Source: an optimization exercise on an open RTL-to-GDS flow (aim: small area). Production flows keep margins and buffers that such runs may drop. Function not checked in this run: the RTL went through the layout flow alone.

routing.png
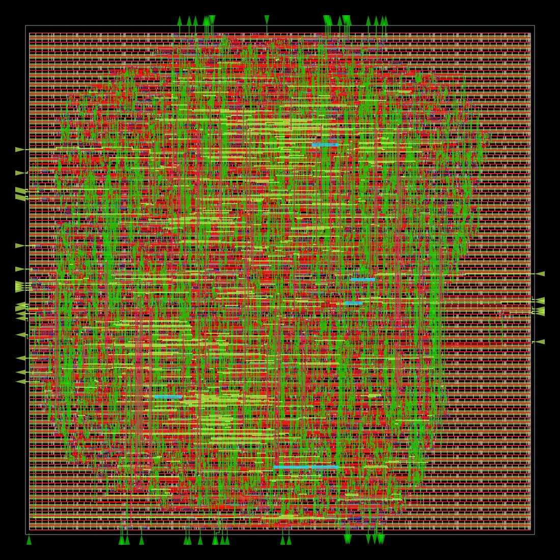
wires.png
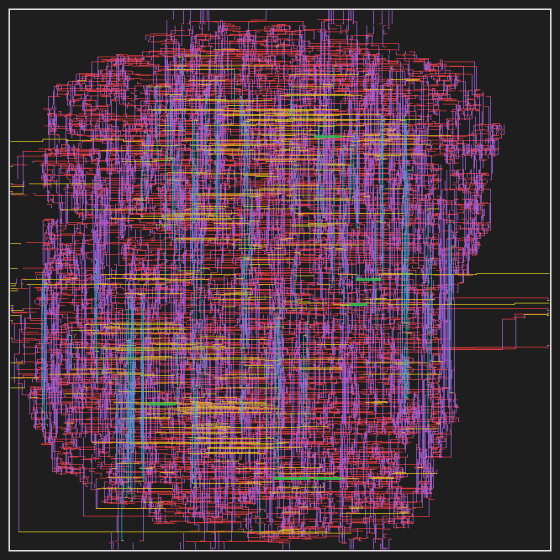
metal_density.png
The die is cut into 30 by 30 equal tiles; dark blue is low, red is high, scaled to the fullest tile. Values are wire area over tile area, all layers added.
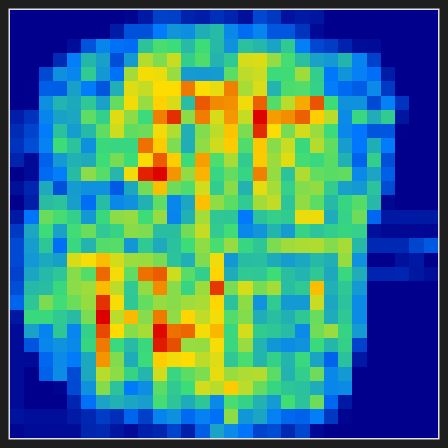
placement_by_type.png
Bar = 100 µm.
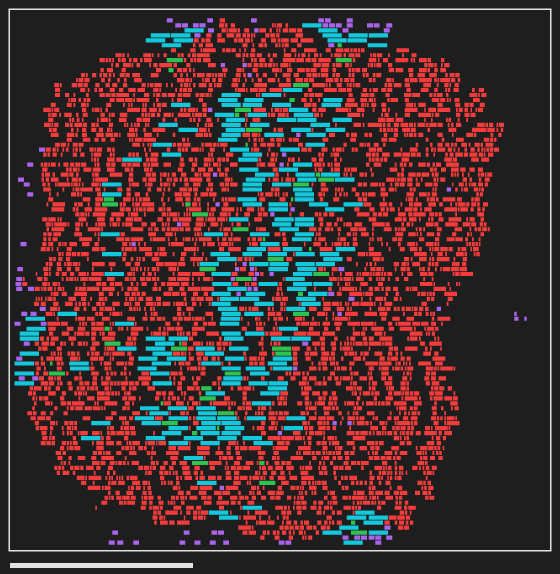
sizes.png
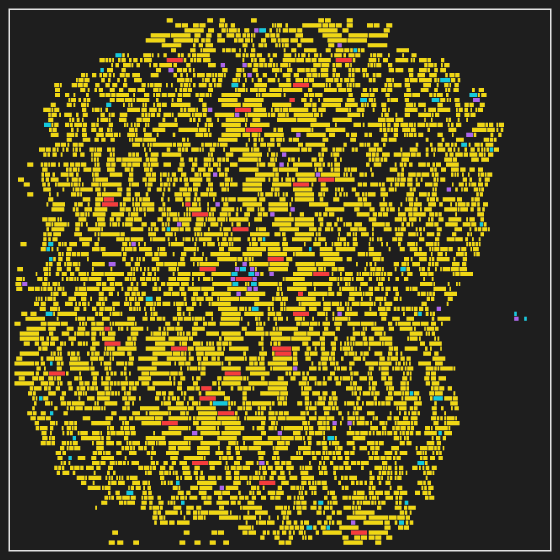
==> design/flow/config.mk <==
export PLATFORM = sky130hd
export DESIGN_NAME = sobel_accel
export DESIGN_NICKNAME = sobel_accel
export VERILOG_FILES = /design/flow/design.v
export SDC_FILE = /design/flow/constraint.sdc
export NUM_CORES = 4
export LEC_CHECK = 0
export CAP_MARGIN = 20
export CORE_MARGIN = 2
export CORE_UTILIZATION = 40
export SLEW_MARGIN = 20
==> design/flow/constraint.sdc <==
create_clock -name core_clock -period 9.0 [get_ports {clk}]
set_input_delay 1.8000 -clock core_clock [delete_from_list [all_inputs] [get_ports {clk}]]
set_output_delay 1.8000 -clock core_clock [all_outputs]
set_load 0.01 [all_outputs]
==> design/flow/design.v <==
module SOBEL(
    input wire [7:0] p0, p1, p2, p3, p5, p6, p7, p8,  
    output wire [7:0] out                             
    );
    wire signed [10:0] gx, gy;            
    wire signed [10:0] abs_gx, abs_gy;	 
    wire [10:0] sum;			         
    assign gx = ((p2-p0)+((p5-p3)<<1)+(p8-p6));  
    assign gy = ((p0-p6)+((p1-p7)<<1)+(p2-p8));  
    assign abs_gx = (gx[10]? ~gx+1 : gx);	 
    assign abs_gy = (gy[10]? ~gy+1 : gy);	 
    assign sum = (abs_gx+abs_gy);				 
    assign out = (|sum[10:8])?8'hff : sum[7:0];	 
endmodule
module sobel_accel(
        input   wire    [ 2:0]   addr,       
        output  reg     [31:0]   rdata,      
        input   wire    [31:0]   wdata,      
        input   wire             cs,
        input   wire             read,
        input   wire             write,
        input   wire            clk,
        input   wire            rst
);
    wire [7:0] p00, p01, p02, p03; 
    wire [7:0] p10, p11, p12, p13;
    wire [7:0] p20, p21, p22, p23;
    wire [7:0] p30, p31, p32, p33;
    wire [7:0] p40, p41, p42, p43;
    wire [7:0] p50, p51, p52, p53;
    reg [31:0] data0, data1, data2, data3, data4, data5;
    wire [7:0] out_p0, out_p1, out_p2, out_p3, out_p4, out_p5, out_p6, out_p7;  
    always @ (posedge clk)
        if(cs & write) 
            case(addr)
                3'b000: data0 <= wdata;  
                3'b001: data1 <= wdata;  
                3'b010: data2 <= wdata;  
                3'b011: data3 <= wdata;  
                3'b100: data4 <= wdata;  
                3'b101: data5 <= wdata;  
            endcase
    assign p00 = data0[31:24];
    assign p01 = data0[23:16];
    assign p02 = data0[15: 8];
    assign p03 = data0[ 7: 0];
    assign p10 = data1[31:24];
    assign p11 = data1[23:16];
    assign p12 = data1[15: 8];
    assign p13 = data1[ 7: 0];
    assign p20 = data2[31:24];
    assign p21 = data2[23:16];
    assign p22 = data2[15: 8];
    assign p23 = data2[ 7: 0];
    assign p30 = data3[31:24];
    assign p31 = data3[23:16];
    assign p32 = data3[15: 8];
    assign p33 = data3[ 7: 0];
    assign p40 = data4[31:24];
    assign p41 = data4[23:16];
    assign p42 = data4[15: 8];
    assign p43 = data4[ 7: 0];
    assign p50 = data5[31:24];
    assign p51 = data5[23:16];
    assign p52 = data5[15: 8];
    assign p53 = data5[ 7: 0];
    SOBEL U0 (.p0(p00), .p1(p01), .p2(p02), .p3(p10), .p5(p12), .p6(p20), .p7(p21), .p8(p22),
                .out(out_p0));
    SOBEL U1 (.p0(p01), .p1(p02), .p2(p03), .p3(p11), .p5(p13), .p6(p21), .p7(p22), .p8(p23),
                .out(out_p1));
    SOBEL U2 (.p0(p10), .p1(p11), .p2(p12), .p3(p20), .p5(p22), .p6(p30), .p7(p31), .p8(p32),
                .out(out_p2));
    SOBEL U3 (.p0(p11), .p1(p12), .p2(p13), .p3(p21), .p5(p23), .p6(p31), .p7(p32), .p8(p33),
                .out(out_p3));
    SOBEL U4 (.p0(p20), .p1(p21), .p2(p22), .p3(p30), .p5(p32), .p6(p40), .p7(p41), .p8(p42),
                .out(out_p4));
    SOBEL U5 (.p0(p21), .p1(p22), .p2(p23), .p3(p31), .p5(p33), .p6(p41), .p7(p42), .p8(p43),
                .out(out_p5));
    SOBEL U6 (.p0(p30), .p1(p31), .p2(p32), .p3(p40), .p5(p42), .p6(p50), .p7(p51), .p8(p52),
                .out(out_p6));
    SOBEL U7 (.p0(p31), .p1(p32), .p2(p33), .p3(p41), .p5(p43), .p6(p51), .p7(p52), .p8(p53),
                .out(out_p7));
    always @ (posedge clk)
        if(cs & read)
            case(addr)
                3'b000: rdata <= data0;  
                3'b001: rdata <= data1;  
                3'b010: rdata <= data2;  
                3'b011: rdata <= data3;  
                3'b100: rdata <= data4;  
                3'b101: rdata <= data5;  
                3'b110: rdata <= {out_p0, out_p1, out_p2, out_p3};  
                3'b111: rdata <= {out_p4, out_p5, out_p6, out_p7};  
            endcase
endmodule
==> design/flow/run.sh <==
#!/bin/bash
# synth_recipe.tcl (not shown) runs the flow's synth.tcl, then flattens the netlist and writes it again
# the make line also repeats each setting of config.mk as NAME=value (left out here)
make -C /OpenROAD-flow-scripts/flow DESIGN_CONFIG=/design/flow/config.mk WORK_HOME=/design/flow/orfs CLKGATE_MAP_FILE= SYNTH_SCRIPT=/design/flow/synth_recipe.tcl finish
==> out/qor.yml <==
status: "finished clean"
cts_resized: 0
vias_per_cell: 5.54
seq_cell_count: 224
avgSynthCellArea_um2: 8.86
cp_data_required_time_ps: 9310
p_per_area_nw_per_um2: 278
dp.cells: 5024
comb-power_w: 0.00796
worst_slew_pin_slew_ps: 1080
p_comb_share_pct: 77.5
antenna_found_initial: 7
overflow: 0
hold_path.startpoint: "data0[16]$_DFFE_PP_"
swShare_pct: 49.8
worst_r2r_endpoint: "rdata[0]$_DFFE_PP_"
buffers: 102
grt_max_degree: 61
drc: 0
core-area_um2: 83800
stdcell_area_um2: 37000
multi_input_area_share_pct: 67.6
fin_cells: 5073
period_minus_slack_ps: 8140
holdPathEnd: "rdata[16]$_DFFE_PP_"
final.setup_skew_ps: 24.8
seqPwrFrac_pct: 12.1
synthFlopType: "edfxtp_1"
worstSetupPathDepth: 28
timing.fmax_mhz: 123
critPathCapture: "rdata[0]$_DFFE_PP_"
path_buf_inv: 2
final-nonclk-buf-share_pct: 2.51
io_buffer_count: 70
synth.top_cells.by_count: "554 x inv_1, 520 x ha_1, 286 x xnor2_1"
synth_area_leaders: "edfxtp_1 20%, ha_1 19%, fa_1 9.0%, xnor2_1 7.4%, inv_1 6.1%"
reg2reg_from: "data3[0]$_DFFE_PP_"
detail-route-antenna-nets: 0
hold_depth: 2
cpMostUsedCell: "o21ai_0"
synth-compound-area-share_pct: 19.7
first_global_vias: 27000
cpLargestDelayFamily: "compound AO/OA/AOI/OAI gates"
hold_class: "flip-flop to flip-flop"
slowest_delay_ps: 480
drive_gt1_share_pct: 3.25
use_met2_pct: 40.0
pre_cts_ws_ps: 948
cts_sinks: 224
vdd_drop_max_mv: 0.224
ys_types: 83
fin_util_pct: 44.2
grt_setup_unrepaired: "no"
layout.comb_gates.multi_input: 3010
slew_headroom_pct: 27.3
initial_core_util_pct: 40.5
intPower_w: 0.00516
synthSimpleGateAreaFrac_pct: 11.4
wl_um: 110000
clock_area_share_pct: 2.26
holdWs_ps: 758
critPathMaxFanout: 7
cp.arrival_ps: 8450
critical_path_class: "flip-flop to flip-flop"
dominant_cells: "multi-input gates"
hold_viol: 0
cts_tree: "yes"
grtUsageMet3_pct: 3.82
period_share_pct: 90.5
dieWidth_um: 295
setup_ws_ps: 856
yosysWarnings: 1
pg_clk_w: 0.00107
dieArea_um2: 87200
reg2regPathDepth: 28
wirelength_met1_um: 48500
met2WireLength_um: 49000
hpwl_um: 92600
use_met1_pct: 33.8
max-cap-violations: 0
die_h_um: 295
power.total_w: 0.0103
setup_viol: 0
numCtsBuffers: 26
yosysTopAreaCell: "edfxtp_1"
p_seq_w: 0.00124
cts_max_level: 1
nNonClkInverters: 554
syn2layout_area_growth_pct: 8.99
finalSetupTns_ps: 0
cts_buffer_depth: 3
syn_nets: 4546
pin_count: 72
final_cell_mix: "554 x inv_1, 520 x ha_1, 286 x xnor2_1"
crit_start: "data3[0]$_DFFE_PP_"
power_leakage_nw: 17.2
placed_area_um2: 36200
fillCellCount: 8435
netlist_area_um2: 34000
clkLatencyLatePin_ps: 580
top_usage_layer: "met2"
gp_congestion: 0.956
synth-adder-area-share_pct: 28.3
synthMuxAreaShare_pct: 1.46
ys_ff_latch: 224
p_sw_w: 0.00512
power_leader: "combinational logic"
tap_cells: 1134
nets: 4631
cts_root_buf: "clkbuf_16"
drv_slew: 0
grt_pass1_wl_um: 162000
crit_path_end_kind: "flip-flop"
cts-hold-fix-buffers: 0
synth_xor_area_share_pct: 12.7
clkTransAtPathRegs_ps: 70
synth_edf_count: 224
syn_inst: 3833
drt_iter0_markers: 2160
-- routing.png (at the start) --
Via Count: 28100
routed len/inst: 21.6 µm
max layer used: met5
All-Layer GR Usage: 24.9%
wire length on met3: 7520 µm

-- wires.png (at the start) --
- metal 5: green (wire length 80.0 µm)
- metal 3: yellow (wire length 7520 µm)
- metal 2: purple (wire length 49.0 mm)
- metal 1: red (wire length 48.5 mm)
- metal 4: cyan (wire length 4500 µm)

-- metal_density.png (at the start) --
- tiles over half the peak: 31%
- fullest tile: 0.57
- emptiest ninth of the die: bottom right
- nearly empty tiles: 18%
- mean over tiles: 0.21

-- placement_by_type.png (at the start) --
- combinational and other logic: red (cells 3564; share of their area 76%)
- other buffers and delay cells: purple (cells 102; share of their area 2.6%)
- clock drivers and dummy loads: green (cells 48; share of their area 2.4%)
- flops: cyan (cells 224; share of their area 19%)

-- sizes.png (at the start) --
- _3 and _4 cells: purple (cells 44; share 1.1%; most used buf_4)
- _2 cells: cyan (cells 51; share 1.3%; most used or2_2)
- _6 and larger: red (cells 33; share 0.84%; most used clkbuf_16)
- _0 and _1 cells: yellow (cells 3810; share 97%; most used inv_1)

-- what the ideal ports hide --
No port has a modelled driver above. Below, the same layout with a new extraction and two added sets of constraints.
Step 1 assumes that a clkbuf_16 drives the clock port and a buf_2 every other input.
Step 2 times the ports against the registers' clock, not the clock port: input delays grow and output delays shrink by t, the midpoint of the rising clock arrivals with the driver on.
Slacks: ideal / step 1 / step 2; pairs: ideal / step 1.
t (ns): 0.621
slack for setup (ns): 0.856 / 0.856 / 0.856
worst setup path at the end: register to register
After both steps setup and hold are still met in this run. For this run, drivers alone change the setup slack by 0.000 ns; drivers and shift together by 0.000 ns.
